This is an optimization exercise on Yosys and OpenROAD, whose aim is small area and a short achievable clock period, not a production implementation. The RTL was checked by simulation tests, not by an equivalence proof against the original design.

==> images/flops_by_reg.png <==
(4 px per µm)
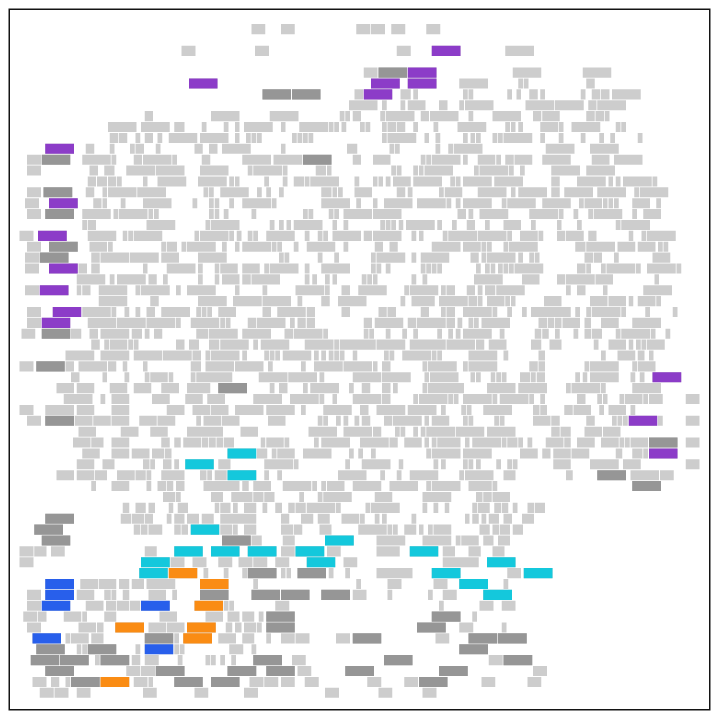
==> images/io_fan.png <==
(3 px per µm)
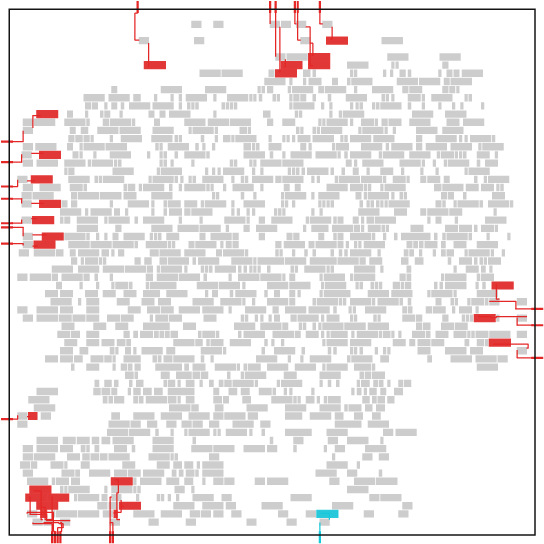
==> images/wires.png <==
(3 px per µm)
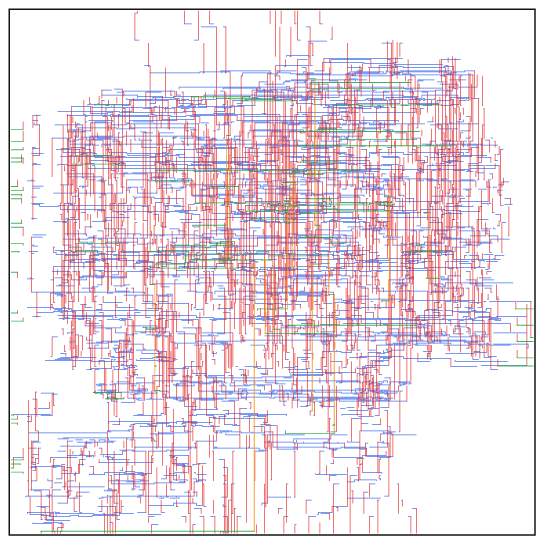
==> images/detail.png <==
Window x 72 to 102, y 72 to 102 µm. Cells in gray, sequential cells in the stronger gray; small squares are vias.
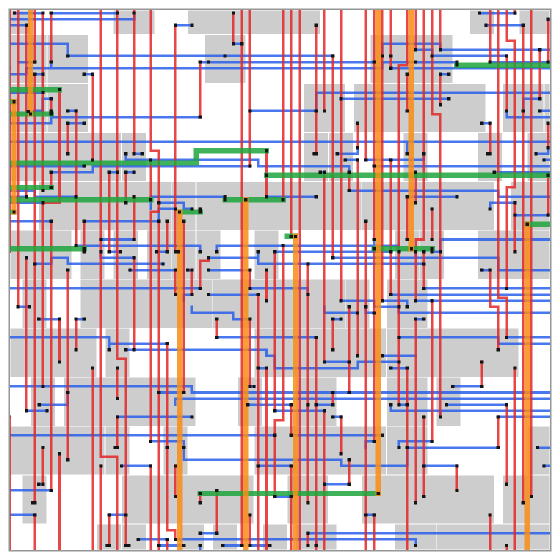
==> flow/design.v <==
module FpCustomMultiplier 
# (
	parameter	ManWidth	=	16,
	parameter	ExpWidth	=	6
)
(Rst_i,Clk_i,A_i,B_i,Nd_i,Result_o,ResultValid_o);	
	localparam	InOutWidth = 1+ExpWidth+ManWidth;
	localparam	ExtManWidth = 2+ManWidth;
	localparam	MultResultWidth = (ExtManWidth*2)-2;
	localparam	ExpConst = (2**(ExpWidth-1))-1;
	input	Rst_i;
	input	Clk_i;
	input	[InOutWidth-1:0]	A_i;
	input	[InOutWidth-1:0]	B_i;
	input	Nd_i;
	output	[InOutWidth-1:0]	Result_o;
	output	ResultValid_o;
	reg	expA_or;
	reg	expB_or;
	reg	signed	[ExtManWidth-1:0]	manAReg;
	reg	signed	[ExtManWidth-1:0]	manBReg;
	reg	[ExpWidth-1:0]	expAReg;
	reg	[ExpWidth-1:0]	expBReg;
	reg	[ExpWidth:0]	expAddProd;
	reg	expZero;
	reg	signed	[MultResultWidth-1:0]	manMultProd;
	reg	[ExpWidth-1:0]	expCReg;
	reg	expResultNegative;
	reg	[ManWidth-1:0]	manCReg;
	reg	[4:0]	signCShReg;
	reg	[5:0]	resValidShReg;
	assign Result_o = {signCShReg[2], expCReg,manCReg};
	assign ResultValid_o = resValidShReg[2];
	always	@(posedge	Clk_i)	begin
		expA_or	<=	|A_i[InOutWidth-2 -:ExpWidth];	 
		expB_or	<=	|B_i[InOutWidth-2 -:ExpWidth];
		manAReg	<=	{2'b01,A_i[ManWidth-1 -:ManWidth]};	 
		manBReg	<=	{2'b01,B_i[ManWidth-1 -:ManWidth]};
		expAReg	<=	A_i[InOutWidth-2 -:ExpWidth];	 
		expBReg	<=	B_i[InOutWidth-2 -:ExpWidth];
	end
	always	@(posedge	Clk_i)	begin
		manMultProd	<=	manAReg*manBReg;	 
		expAddProd	<=	expAReg+expBReg-ExpConst;	 
		expZero	<=	~(expA_or&expB_or);	 
	end
	always	@(posedge	Clk_i)	begin
		expResultNegative	<=	expAddProd[ExpWidth];  
		if	(Rst_i)	begin
			expCReg	<=	{ExpWidth{1'b0}};
		end	else	if	(expAddProd[ExpWidth]||expZero)	begin
			expCReg	<=	{ExpWidth{1'b0}};
		end	else	begin
			expCReg	<=	expAddProd[ExpWidth-1:0]+manMultProd[MultResultWidth-1];
		end
		if	(Rst_i)	begin
			manCReg	<=	{ManWidth{1'b0}};
		end	else	if	(expAddProd[ExpWidth]||expZero)	begin
			manCReg	<=	{ManWidth{1'b0}};
		end	else	if	(!manMultProd[MultResultWidth-1])	begin	 
			manCReg	<=	manMultProd[MultResultWidth-3 -:ManWidth];	
		end	else	begin
			manCReg	<=	manMultProd[MultResultWidth-2 -:ManWidth];
		end
	end
	always	@(posedge	Clk_i)	begin
		signCShReg	<=	{signCShReg[3:0], A_i[InOutWidth-1] ^ B_i[InOutWidth-1]};
	end
	always	@(posedge	Clk_i)	begin
		resValidShReg	<=	{resValidShReg[4:0],	Nd_i};
	end
endmodule
==> flow/run.sh <==
#!/bin/bash
# synth_recipe.tcl (not shown) runs the flow's synth.tcl, then flattens the netlist and writes it again
# the make line also repeats each setting of config.mk as NAME=value (left out here)
make -C /OpenROAD-flow-scripts/flow DESIGN_CONFIG=/design/flow/config.mk WORK_HOME=/design/flow/orfs CLKGATE_MAP_FILE= SYNTH_SCRIPT=/design/flow/synth_recipe.tcl finish
==> flow/config.mk <==
export PLATFORM = sky130hd
export DESIGN_NAME = FpCustomMultiplier
export DESIGN_NICKNAME = FpCustomMultiplier
export VERILOG_FILES = /design/flow/design.v
export SDC_FILE = /design/flow/constraint.sdc
export NUM_CORES = 4
export LEC_CHECK = 0
export CAP_MARGIN = 20
export CORE_MARGIN = 2
export CORE_UTILIZATION = 40
export SLEW_MARGIN = 20
==> flow/constraint.sdc <==
create_clock -name core_clock -period 7.0 [get_ports {Clk_i}]
set_input_delay 1.4000 -clock core_clock [delete_from_list [all_inputs] [get_ports {Clk_i}]]
set_output_delay 1.4000 -clock core_clock [all_outputs]
set_load 0.01 [all_outputs]
==> results.txt <==
- The number of warnings issued by yosys is 1.
- The layout has 9 clock buffers.
- The largest single stage delay on the critical path is 920 ps.
- After synthesis the netlist holds a flip-flop and latch count of 100.
- The run finished with no timing, DRC or antenna violations.
- The number of antenna violations at the first check in global routing is 0.
- The post-synth design cell area is 0.0117 mm².
- The most used flip-flop cell after synthesis is dfxtp_1.
- In this run the mean area of a mapped cell was 9.55 µm².
- The die is 175 µm tall.
- The top cell types in the final layout, fill and taps aside, are 301 x inv_1, 223 x fa_1, 159 x nand2_1.
- The ratio of routed vias to standard cells is 4.77.
- For hold timing, the worst endpoint is resValidShReg[1]$_DFF_P_.
- The via count of the routed design is 7,977.
- For this run, design rule violations remaining after detail routing come to 0.
- The highest-delay cell along the critical path is dfxtp_1.
- The final layout contains routed wiring with a total length of 26.8 mm.
- Setup repair after global routing left no endpoint under its margin.
- The initial utilization of the core area, before any placement, comes to 40.6%.
- The number of violations of the max-capacitance limit is 0.
- Once layout is complete, the utilization of the core stands at 45.9%.
- The number of violations reported at the end of detailed-routing iteration 0 is 364.
- 0 antenna diodes ended up in the layout.
- The post-CTS clock slew at the launch and capture registers of the worst setup and hold paths is 90 ps.
- The number of detailed-routing iterations run before antenna repair is 8.
- For the final routed database, the setup TNS stands at 0 ps.
- The complex-gate fraction of the synthesized area is 4.05%.
- The cell count of the worst reg-to-reg path is 18.
- The HPWL after detailed placement is 21.6 mm.
- met2 is the most crowded layer.
- For the finished layout, the period the worst path requires is 6460 ps.
- The multi-input combinational cells in the finished layout cover a total of 0.00838 mm².
- The hold-critical path depth is 0.
## Picture notes: flops_by_reg.png
[purple] `manAReg` | sequential cells: 16
[blue] `expBReg` | sequential cells: 6 | where: lower left
[orange] `expAddProd` | sequential cells: 7 | where: lower left
[cyan] `manMultProd` | sequential cells: 18
not colored: 53

## Picture notes: io_fan.png
[red] `A_i` | bits: 23 | direction: input | edge: 8 left, 6 bottom, 6 top, 3 right | end cells: 25 | buffers: 23 | wire: 370 µm
[cyan] `Nd_i` | bits: 1 | direction: input | edge: bottom | end cells: 1 | buffers: 1 | wire: 8.40 µm
number of I/O pins: 73
number of buffers added on ports: 72

## Picture notes: wires.png
[green] metal 3 | wire length: 1,150 µm
[blue] metal 1 | wire length: 11,500 µm
[red] metal 2 | wire length: 13,700 µm
[orange] metal 4 | wire length: 538 µm
global router's overall resource usage: 18.7%
Routed wire per std cell: 16.0 µm

## Picture notes: detail.png
[blue] metal 1
[orange] metal 4
[red] metal 2
[green] metal 3
most frequent: inv_1 (18), fa_1 (16), and2_1 (15)
sequential cells in the window: 0
cells with their middle in the window: 62

## static timing again, ports no longer ideal
The flow's constraints put no driver on any port. The routed layout listed below was extracted and timed again, unchanged, in two steps.
Step 1 assumes that a clkbuf_16 drives the clock port and a buf_2 every other input.
Step 2, shift: input delay + t, output delay - t, t = (earliest + latest rising clock arrival at the registers) / 2. This alone moves slack from input paths to output paths.
a / b / c = no drivers / after step 1 / after step 2; a / b = the first two.
t, ns: 0.403
setup slack, ns: 0.540 / 0.540 / 0.540
slew at the worst register clock pin (ns): 0.09 / 0.09
After both steps this run still meets setup and hold. The setup slack of this run moves by 0.000 ns with the drivers and by 0.000 ns with both steps.
